Source: an optimization exercise on an open RTL-to-GDS flow (aim: small area, a short achievable clock period and few clock cycles). Production flows keep margins and buffers that such runs may drop. Function was checked by simulation only, so behaviour that the tests miss may differ from the original. Power figures rest on the tool's default switching activity, not on a simulated workload.

### flow/config.mk
export PLATFORM = sky130hd
export DESIGN_NAME = DoubleAdd
export DESIGN_NICKNAME = DoubleAdd
export VERILOG_FILES = /design/flow/design.v
export SDC_FILE = /design/flow/constraint.sdc
export NUM_CORES = 8
export LEC_CHECK = 0
export CAP_MARGIN = 20
export CORE_MARGIN = 2
export CORE_UTILIZATION = 22
export PLACE_DENSITY = 0.32
export SLEW_MARGIN = 20
### flow/constraint.sdc
create_clock -name core_clock -period 12.0 [get_ports {i_clk}]
set_input_delay 2.4000 -clock core_clock [delete_from_list [all_inputs] [get_ports {i_clk}]]
set_output_delay 2.4000 -clock core_clock [all_outputs]
set_load 0.01 [all_outputs]
### flow/design.v
package fadd_d_pkg;
typedef struct packed {
    logic busy;
    logic [7:0] ena;
    logic [63:0] a;
    logic [63:0] b;
    logic [63:0] result;
    logic illegal_op;
    logic overflow;
    logic add;
    logic sub;
    logic eq;
    logic lt;
    logic le;
    logic max;
    logic min;
    logic flMore;
    logic flEqual;
    logic flLess;
    logic [11:0] preShift;
    logic signOpMore;
    logic [10:0] expMore;
    logic [52:0] mantMore;
    logic [52:0] mantLess;
    logic [104:0] mantLessScale;
    logic [105:0] mantSum;
    logic [6:0] lshift;
    logic [104:0] mantAlign;
    logic [11:0] expPostScale;
    logic [11:0] expPostScaleInv;
    logic [104:0] mantPostScale;
} DoubleAdd_registers;
endpackage
`timescale 1ns/10ps
import fadd_d_pkg::*;
module DoubleAdd #(
    parameter bit async_reset = 1'b0
)
(
    input logic i_clk,                                       
    input logic i_nrst,                                      
    input logic i_ena,
    input logic i_add,
    input logic i_sub,
    input logic i_eq,
    input logic i_lt,
    input logic i_le,
    input logic i_max,
    input logic i_min,
    input logic [63:0] i_a,                                  
    input logic [63:0] i_b,                                  
    output logic [63:0] o_res,                               
    output logic o_illegal_op,                               
    output logic o_overflow,
    output logic o_valid,                                    
    output logic o_busy                                      
);
fadd_d_pkg::DoubleAdd_registers r, rin;
always_comb
begin: comb_proc
    fadd_d_pkg::DoubleAdd_registers v;
    logic v_ena;
    logic signOp;
    logic signA;
    logic signB;
    logic signOpB;
    logic [52:0] mantA;
    logic [52:0] mantB;
    logic [53:0] mantDif;
    logic [11:0] expDif;
    logic v_flMore;
    logic v_flEqual;
    logic v_flLess;
    logic [11:0] vb_preShift;
    logic v_signOpMore;
    logic [10:0] vb_expMore;
    logic [52:0] vb_mantMore;
    logic [52:0] vb_mantLess;
    logic [104:0] mantMoreScale;
    logic [104:0] mantLessScale;
    logic [105:0] vb_mantSum;
    logic [6:0] vb_lshift;
    logic [104:0] vb_mantAlign;
    logic [11:0] vb_expPostScale;
    logic [104:0] vb_mantPostScale;
    logic [104:0] vb_mantSumInv;
    logic [6:0] vb_lshift_p1;
    logic [6:0] vb_lshift_p2;
    logic [52:0] mantShort;
    logic [51:0] tmpMant05;
    logic mantOnes;
    logic mantEven;
    logic mant05;
    logic rndBit;
    logic mantZeroA;
    logic mantZeroB;
    logic allZero;
    logic sumZero;
    logic nanA;
    logic nanB;
    logic nanAB;
    logic overflow;
    logic [63:0] resAdd;
    logic [63:0] resEQ;
    logic [63:0] resLT;
    logic [63:0] resLE;
    logic [63:0] resMax;
    logic [63:0] resMin;
    v_ena = 0;
    signOp = 0;
    signA = 0;
    signB = 0;
    signOpB = 0;
    mantA = 0;
    mantB = 0;
    mantDif = 0;
    expDif = 0;
    v_flMore = 0;
    v_flEqual = 0;
    v_flLess = 0;
    vb_preShift = 0;
    v_signOpMore = 0;
    vb_expMore = 0;
    vb_mantMore = 0;
    vb_mantLess = 0;
    mantMoreScale = 0;
    mantLessScale = 0;
    vb_mantSum = 0;
    vb_lshift = 0;
    vb_mantAlign = 0;
    vb_expPostScale = 0;
    vb_mantPostScale = 0;
    vb_mantSumInv = 0;
    vb_lshift_p1 = 0;
    vb_lshift_p2 = 0;
    mantShort = 0;
    tmpMant05 = 0;
    mantOnes = 0;
    mantEven = 0;
    mant05 = 0;
    rndBit = 0;
    mantZeroA = 0;
    mantZeroB = 0;
    allZero = 0;
    sumZero = 0;
    nanA = 0;
    nanB = 0;
    nanAB = 0;
    overflow = 0;
    resAdd = 0;
    resEQ = 0;
    resLT = 0;
    resLE = 0;
    resMax = 0;
    resMin = 0;
    v = r;
    v_ena = (i_ena && (~r.busy));
    v.ena = {r.ena[6: 0], v_ena};
    if (i_ena == 1'b1) begin
        v.busy = 1'b1;
        v.add = i_add;
        v.sub = i_sub;
        v.eq = i_eq;
        v.lt = i_lt;
        v.le = i_le;
        v.max = i_max;
        v.min = i_min;
        v.a = i_a;
        v.b = i_b;
        v.illegal_op = 1'b0;
        v.overflow = 1'b0;
    end
    signOp = (r.sub || r.le || r.lt);
    signA = r.a[63];
    signB = r.b[63];
    signOpB = (signB ^ signOp);
    mantA[51: 0] = r.a[51: 0];
    mantA[52] = 1'h0;
    if ((|r.a[62: 52]) == 1'b1) begin
        mantA[52] = 1'h1;
    end
    mantB[51: 0] = r.b[51: 0];
    mantB[52] = 1'h0;
    if ((|r.b[62: 52]) == 1'b1) begin
        mantB[52] = 1'h1;
    end
    if (((|r.a[62: 52]) == 1'b1) && ((|r.b[62: 52]) == 1'b0)) begin
        expDif = (r.a[62: 52] - 1);
    end else if (((|r.a[62: 52]) == 1'b0) && ((|r.b[62: 52]) == 1'b1)) begin
        expDif = (12'h001 - r.b[62: 52]);
    end else begin
        expDif = (r.a[62: 52] - r.b[62: 52]);
    end
    mantDif = ({1'h0, mantA} - {1'h0, mantB});
    if ((|expDif) == 1'b0) begin
        vb_preShift = expDif;
        if ((|mantDif) == 1'b0) begin
            v_flMore = ((~signA) && (signA ^ signB));
            v_flEqual = (~(signA ^ signB));
            v_flLess = (signA && (signA ^ signB));
            v_signOpMore = signA;
            vb_expMore = r.a[62: 52];
            vb_mantMore = mantA;
            vb_mantLess = mantB;
        end else if (mantDif[53] == 1'b0) begin              
            v_flMore = (~signA);
            v_flEqual = 1'b0;
            v_flLess = signA;
            v_signOpMore = signA;
            vb_expMore = r.a[62: 52];
            vb_mantMore = mantA;
            vb_mantLess = mantB;
        end else begin
            v_flMore = signB;
            v_flEqual = 1'b0;
            v_flLess = (~signB);
            v_signOpMore = signOpB;
            vb_expMore = r.b[62: 52];
            vb_mantMore = mantB;
            vb_mantLess = mantA;
        end
    end else if (expDif[11] == 1'b0) begin
        v_flMore = (~signA);
        v_flEqual = 1'b0;
        v_flLess = signA;
        vb_preShift = expDif;
        v_signOpMore = signA;
        vb_expMore = r.a[62: 52];
        vb_mantMore = mantA;
        vb_mantLess = mantB;
    end else begin
        v_flMore = signB;
        v_flEqual = 1'b0;
        v_flLess = (~signB);
        vb_preShift = ((~expDif) + 1);
        v_signOpMore = signOpB;
        vb_expMore = r.b[62: 52];
        vb_mantMore = mantB;
        vb_mantLess = mantA;
    end
    if (r.ena[0] == 1'b1) begin
        v.flMore = v_flMore;
        v.flEqual = v_flEqual;
        v.flLess = v_flLess;
        v.preShift = vb_preShift;
        v.signOpMore = v_signOpMore;
        v.expMore = vb_expMore;
        v.mantMore = vb_mantMore;
        v.mantLess = vb_mantLess;
    end
    mantLessScale = r.mantLess;
    mantLessScale = {mantLessScale, {52{1'b0}}};
    if (r.ena[1] == 1'b1) begin
        v.mantLessScale = '0;
        for (int i = 0; i < 105; i++) begin
            if (i == r.preShift) begin
                v.mantLessScale = (mantLessScale >> i);
            end
        end
    end
    mantMoreScale = r.mantMore;
    mantMoreScale = {mantMoreScale, {52{1'b0}}};
    if ((signA ^ signOpB) == 1'b1) begin
        vb_mantSum = (mantMoreScale - r.mantLessScale);
    end else begin
        vb_mantSum = (mantMoreScale + r.mantLessScale);
    end
    if (r.ena[2] == 1'b1) begin
        v.mantSum = vb_mantSum;
    end
    for (int i = 0; i < 104; i++) begin
        vb_mantSumInv[(i + 1)] = r.mantSum[(103 - i)];
    end
    for (int i = 0; i < 64; i++) begin
        if (((|vb_lshift_p1) == 1'b0) && (vb_mantSumInv[i] == 1'b1)) begin
            vb_lshift_p1 = i;
        end
    end
    for (int i = 0; i < 41; i++) begin
        if (((|vb_lshift_p2) == 1'b0) && (vb_mantSumInv[(64 + i)] == 1'b1)) begin
            vb_lshift_p2 = i;
            vb_lshift_p2[6] = 1'h1;
        end
    end
    if (r.mantSum[105] == 1'b1) begin
        vb_lshift = '1;
    end else if (r.mantSum[104] == 1'b1) begin
        vb_lshift = '0;
    end else if ((|vb_lshift_p1) == 1'b1) begin
        vb_lshift = vb_lshift_p1;
    end else begin
        vb_lshift = vb_lshift_p2;
    end
    if (r.ena[3] == 1'b1) begin
        v.lshift = vb_lshift;
    end
    if (r.lshift == 7'h7f) begin
        vb_mantAlign = {'0, r.mantSum[106 - 1: 1]};
    end else if ((|r.lshift) == 1'b0) begin
        vb_mantAlign = r.mantSum;
    end else begin
        for (int i = 1; i < 105; i++) begin
            if (i == r.lshift) begin
                vb_mantAlign = (r.mantSum << i);
            end
        end
    end
    if (r.lshift == 7'h7f) begin
        if (r.expMore == 11'h7ff) begin
            vb_expPostScale = {1'h0, r.expMore};
        end else begin
            vb_expPostScale = {1'h0, (r.expMore + 1)};
        end
    end else begin
        if (((|r.expMore) == 1'b0) && ((|r.lshift) == 1'b0)) begin
            vb_expPostScale = 12'h001;
        end else begin
            vb_expPostScale = ({1'h0, r.expMore} - {1'h0, r.lshift});
        end
    end
    if ((signA ^ signOpB) == 1'b1) begin
        if (((|r.expMore) == 1'b1)
                && ((vb_expPostScale[11] == 1'b1) || ((|vb_expPostScale) == 1'b0))) begin
            vb_expPostScale = (vb_expPostScale - 1);
        end
    end
    if (r.ena[4] == 1'b1) begin
        v.mantAlign = vb_mantAlign;
        v.expPostScale = vb_expPostScale;
        v.expPostScaleInv = ((~vb_expPostScale) + 1);
    end
    vb_mantPostScale = r.mantAlign;
    if (r.expPostScale[11] == 1'b1) begin
        for (int i = 1; i < 105; i++) begin
            if (i == int'(r.expPostScaleInv)) begin
                vb_mantPostScale = (r.mantAlign >> i);
            end
        end
    end
    if (r.ena[5] == 1'b1) begin
        v.mantPostScale = vb_mantPostScale;
    end
    mantShort = r.mantPostScale[104: 52];
    tmpMant05 = r.mantPostScale[51: 0];
    mantOnes = 1'b0;
    if (mantShort == 53'h1fffffffffffff) begin
        mantOnes = 1'b1;
    end
    mantEven = r.mantPostScale[52];
    if (tmpMant05 == 52'h8000000000000) begin
        mant05 = 1'b1;
    end
    rndBit = (r.mantPostScale[51] && (~(mant05 && (~mantEven))));
    if ((|r.a[51: 0]) == 1'b0) begin
        mantZeroA = 1'b1;
    end
    if ((|r.b[51: 0]) == 1'b0) begin
        mantZeroB = 1'b1;
    end
    if (((|r.a[62: 0]) == 1'b0) && ((|r.b[62: 0]) == 1'b0)) begin
        allZero = 1'b1;
    end
    if ((|r.mantPostScale) == 1'b0) begin
        sumZero = 1'b1;
    end
    if (r.a[62: 52] == 11'h7ff) begin
        nanA = 1'b1;
    end
    if (r.b[62: 52] == 11'h7ff) begin
        nanB = 1'b1;
    end
    nanAB = (nanA && mantZeroA && nanB && mantZeroB);
    if (r.expPostScale == 12'h7ff) begin                     
        overflow = 1'b1;
    end
    if ((nanAB && signOp) == 1'b1) begin
        resAdd[63] = (signA ^ signOpB);
    end else if (nanA == 1'b1) begin
        resAdd[63] = (signA || (nanB && signOpB));
    end else if (nanB == 1'b1) begin
        resAdd[63] = (signOpB ^ (signOp && (~mantZeroB)));
    end else if (allZero == 1'b1) begin
        resAdd[63] = (signA && signOpB);
    end else if (sumZero == 1'b1) begin
        resAdd[63] = 1'h0;
    end else begin
        resAdd[63] = r.signOpMore;
    end
    if ((nanA || nanB) == 1'b1) begin
        resAdd[62: 52] = '1;
    end else if ((r.expPostScale[11] == 1'b1) || (sumZero == 1'b1)) begin
        resAdd[62: 52] = '0;
    end else begin
        resAdd[62: 52] = (r.expPostScale + (mantOnes && rndBit && (~overflow)));
    end
    if ((nanA && mantZeroA && nanB && mantZeroB) == 1'b1) begin
        resAdd[51] = signOp;
        resAdd[50: 0] = '0;
    end else if ((nanA && (~(nanB && signOpB))) == 1'b1) begin
        resAdd[51] = 1'h1;
        resAdd[50: 0] = r.a[50: 0];
    end else if (nanB == 1'b1) begin
        resAdd[51] = 1'h1;
        resAdd[50: 0] = r.b[50: 0];
    end else if (overflow == 1'b1) begin
        resAdd[51: 0] = '0;
    end else begin
        resAdd[51: 0] = (mantShort[51: 0] + rndBit);
    end
    resEQ[63: 1] = '0;
    resEQ[0] = r.flEqual;
    resLT[63: 1] = '0;
    resLT[0] = r.flLess;
    resLE[63: 1] = '0;
    resLE[0] = (r.flLess || r.flEqual);
    if ((nanA || nanB) == 1'b1) begin
        resMax = r.b;
    end else if (r.flMore == 1'b1) begin
        resMax = r.a;
    end else begin
        resMax = r.b;
    end
    if ((nanA || nanB) == 1'b1) begin
        resMin = r.b;
    end else if (r.flLess == 1'b1) begin
        resMin = r.a;
    end else begin
        resMin = r.b;
    end
    if (r.ena[6] == 1'b1) begin
        if (r.eq == 1'b1) begin
            v.result = resEQ;
        end else if (r.lt == 1'b1) begin
            v.result = resLT;
        end else if (r.le == 1'b1) begin
            v.result = resLE;
        end else if (r.max == 1'b1) begin
            v.result = resMax;
        end else if (r.min == 1'b1) begin
            v.result = resMin;
        end else begin
            v.result = resAdd;
        end
        v.illegal_op = (nanA || nanB);
        v.overflow = overflow;
        v.busy = 1'b0;
        v.add = 1'b0;
        v.sub = 1'b0;
        v.eq = 1'b0;
        v.lt = 1'b0;
        v.le = 1'b0;
        v.max = 1'b0;
        v.min = 1'b0;
    end
    if (~async_reset && i_nrst == 1'b0) begin
        v = '0;
    end
    o_res = r.result;
    o_illegal_op = r.illegal_op;
    o_overflow = r.overflow;
    o_valid = r.ena[7];
    o_busy = r.busy;
    rin = v;
end: comb_proc
generate
    if (async_reset) begin: async_rst_gen
        always_ff @(posedge i_clk, negedge i_nrst) begin: rg_proc
            if (i_nrst == 1'b0) begin
                r <= '0;
            end else begin
                r <= rin;
            end
        end: rg_proc
    end: async_rst_gen
    else begin: no_rst_gen
        always_ff @(posedge i_clk) begin: rg_proc
            r <= rin;
        end: rg_proc
    end: no_rst_gen
endgenerate
endmodule
### flow/run.sh
#!/bin/bash
# synth_recipe.tcl (not shown) runs the flow's synth.tcl, then flattens the netlist and writes it again
# the make line also repeats each setting of config.mk as NAME=value (left out here)
make -C /OpenROAD-flow-scripts/flow DESIGN_CONFIG=/design/flow/config.mk WORK_HOME=/design/flow/orfs CLKGATE_MAP_FILE= SYNTH_SCRIPT=/design/flow/synth_recipe.tcl finish
==> flow_summary.toml <==
[run_status]
outcome = "no timing/DRC/antenna violations"

[synth]
synth_area_per_cell_um2 = 6.19
ys_seq_area_share_pct = 9.73
synth_edf_count = 0
ys_seq_elements = 793
netlist_instances = 26300
synthArstFlopShare_pct = 0
synth_fp_nets = 26700
synth_area_um2 = 163000
ys.flop_type = "dfxtp_1"
synth_cell_types = 123
ys_warn_count = 1

[clock_network]
post-cts-setup-buffers = 0
cts_sinks = 793
cts_made_buffers = 114
h-tree-depth = 3
clockBufferDepth = 4
cts_root_buf = "clkbuf_16"
cts_hold_buf = 0
cts_tree = "done"
path_clk_slew_ps = 60
cts_resized = 0
insertion_delay_ps = 960

[global_routing]
grt_pass1_wl_um = 1910000
grt_usage_pct = 34.4
grt_pass1_vias = 223000
grt.overflow.total = 0
grt_start_max_net_pins = 126
grt_antenna_before_repair = 125

[floorplan]
rows = 316
start_util_pct = 22.0
die_height_um = 865
fp.dieW_um = 865
coreArea_um2 = 740000
dieArea_um2 = 748000
io_pins = 206

[finish]
nNetsFinal = 24200
area_growth_pct = 9.72
mostFrequentLayoutCells = "a21oi_1 (2626), o21ai_0 (2429), nor2_1 (2364), nand2_1 (1999), buf_4 (1458)"
final_common_cell = "a21oi_1"
top_register = "r"
top_regs = "r (793)"
drive_gt1_share_pct = 10.1
largest_reg_flops = 793

[routing]
drc = 0
ant_nets = 0
vias = 246000
drtIter0Drc = 47400
wl_per_cell_um = 40.7
drt-total-wl_um = 1380000
viasPerCell = 7.26
dr.pass1.iters = 11

[timing]
period_minus_slack_ps = 11380
rsz0062_at_grt = "false"
hold_viol = 0
fin_crit_sh_pct = 94.8
clock.fmax_ghz = 0.0879
slew_viol_final = 0
fin_tns_setup_ps = 0
worst_slew_pin_slew_ps = 1310
finClkSkew_ps = 166
maxSlewHeadroom_pct = 12.5
setup_viol = 0

[setup_path]
cp_data_required_time_ps = 12710
worstSetupPathType = "reg2reg"
worstSetupStartpointType = "flip-flop"
cp-end-kind = "flip-flop"
worst-path-buf-inv = 1
crit_slowest_cell = "dfxtp_1"
crit_top_cell = "nor4_1"
critPathArrivalTime_ps = 12090
max_stage_delay_ps = 690
cp_max_fo = 13
critical_path.top_delay_family = "simple AND/OR/NAND/NOR gates"

[power_and_ir_drop]
p_leak_uw = 0.0601
ir_drop_uv = 119
total_power_uw = 11300
power_density_nw_per_um2 = 63.4

[place]
gp_congestion = 0.989
hpwlAfterDp_um = 912000
io_buffers = 204

[run]
drv_cap = 0

[worst_hold_path]
hold_path_class = "reg2reg"
Testbench counts, summed over its fixed seeds: cycles 64,000.
[where the power goes]
group	switching [uW]	internal, uW
logic	3370	1340
registers	306	2700
clock network	1530	2090
total	5200	6130
[per-layer routing]
layer	global-route usage [%]	vias up	share of wire [%]	wire, um
met4	19.3	92	7.2	100000
met3	9.98	4882	12	172000
met5	0	-	0.045	620
met1	44.8	122000	39	541000
li1	-	98800	-	-
met2	50.4	20600	41	567000
[worst register-to-register path, delay by kind of cell, from the launching register on]
kind,cells,cell delay (ps)
AND/OR/NAND/NOR,16,5150
AO/OA/AOI/OAI,15,5140
flip-flops,1,690
buffers and inverters,1,230
[stage by stage]
step                cells  area (um^2)  worst slack, ps  hold WS (ps)  util (%)
detailed placement  33600       175000              397           448      23.6
global route        33800       179000             52.7           471      24.2
floorplan           26300       163000             2970           423         -
CTS                 33800       179000              309           462      24.1
finish              33900       179000              622           454      24.2
global placement    33600       175000            -35.0           441      23.6
[cell type report]
class,count,area [um^2]
clock buffers,158,3270
fillers,83500,561000
repair buffers,1692,13500
flip-flops and latches,793,16400
inverters,333,1260
well taps,9858,12300
clock inverters,48,548
diodes,84,210
multi-input cells,20900,131000
[cell usage after synthesis (52+ instances only)]
library cell	number	share of area (%)
a2111oi_0	106	0.57
a211o_1	166	0.89
a211oi_1	885	4.1
a21o_1	71	0.33
a21oi_1	2627	8.1
a221o_1	171	1.0
a221oi_1	1279	6.9
a222oi_1	402	2.5
a22o_1	185	0.99
a22oi_1	909	4.2
a31oi_1	432	1.7
and3_1	97	0.37
buf_1	751	1.7
buf_4	66	0.30
clkbuf_1	3458	8.0
dfxtp_1	793	9.7
ha_1	194	1.5
inv_1	309	0.71
mux2i_1	356	2.2
nand2_1	2082	4.8
nand2b_1	56	0.21
nand3_1	463	1.4
nand4_1	283	1.1
nor2_1	2584	5.9
nor2b_1	52	0.20
nor3_1	607	1.9
nor4_1	157	0.60
o2111ai_1	106	0.57
o211ai_1	428	2.0
o21a_1	56	0.26
o21ai_0	2438	7.5
o221ai_1	1155	6.2
o22ai_1	1363	5.2
o31a_1	68	0.37
o31ai_1	105	0.48
or3_1	90	0.35
xnor2_1	128	0.69
xor2_1	101	0.54
[logic make-up after synthesis]
kind of cell | count (synthesis) | share of synthesized area, %
AOI/OAI and AO/OA | 13400 | 56.4
and+or+nand+nor | 6699 | 18.0
buffers and inverters | 4619 | 10.8
DFF | 793 | 9.73
muxes | 381 | 2.36
xor gates and xnor gates | 229 | 1.23
adders and majority gates | 197 | 1.53
[final timing paths]
kind          start      to  slack, ps  depth (start not counted)
max reg2reg  r[342]  r[235]        620                         32
min reg2reg  r[651]  r[651]        450                          2
max          r[342]  r[235]        620                         32
min          r[651]  r[651]        450                          2
**Met1 routing**

Scale bar: 200 um.
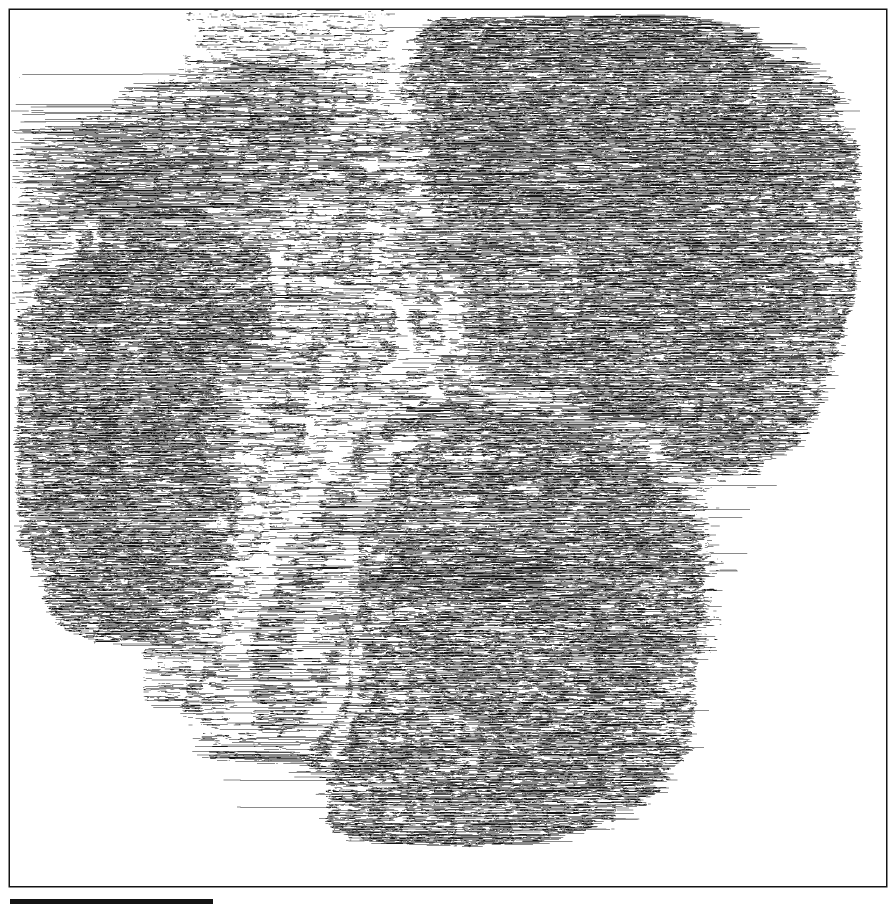
wire length on this layer: 541 mm
main direction: horizontal
share of all routed wire: 39%
nets with wire on the layer: 22639

**Nets reached from selected ports**

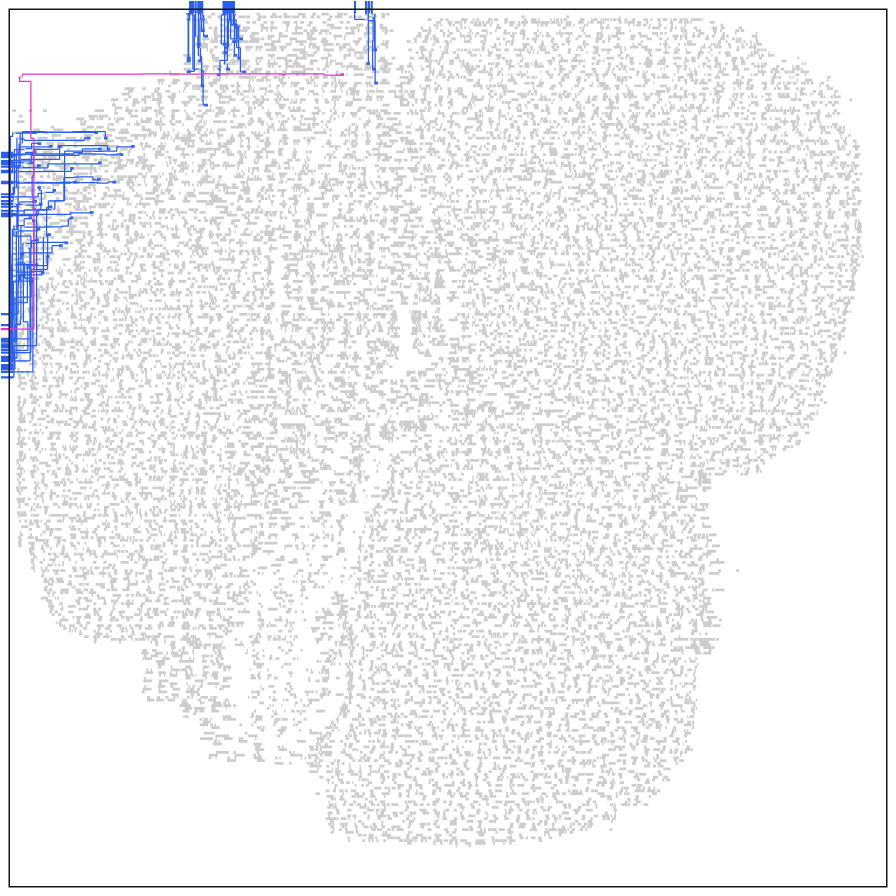
legend:
  magenta:
    port: `i_min`
    direction: input
    edge: left
    end_cells: 1
    buffers: 1
    wire: 608 um
  blue:
    port: `i_b`
    direction: input
    edge: 41 left, 23 top
    end_cells: 64
    buffers: 64
    wire: 6080 um

==> afterwards: timing with drivers on the ports <==
No port has a modelled driver above. Below, the same layout with a new extraction and two added sets of constraints.
Step 1 sets driving cells, clkbuf_16 on the clock port and buf_2 on the other inputs (assumed; they add their load-dependent delay and slew).
Step 2 times the ports against the registers' clock, not the clock port: input delays grow and output delays shrink by t, the midpoint of the rising clock arrivals with the driver on.
Slacks: ideal / step 1 / step 2; pairs: ideal / step 1.
t, ns: 0.995
setup WS [ns]: 0.622 / 0.622 / 0.622
hold WS [ns]: 0.454 / 0.454 / 0.454
worst setup path after step 2: register to register
slew at the worst register clock pin (ns): 0.08 / 0.08
After both steps setup and hold are still met in this run. The setup slack of this run moves by 0.000 ns with the drivers and by 0.000 ns with both steps.
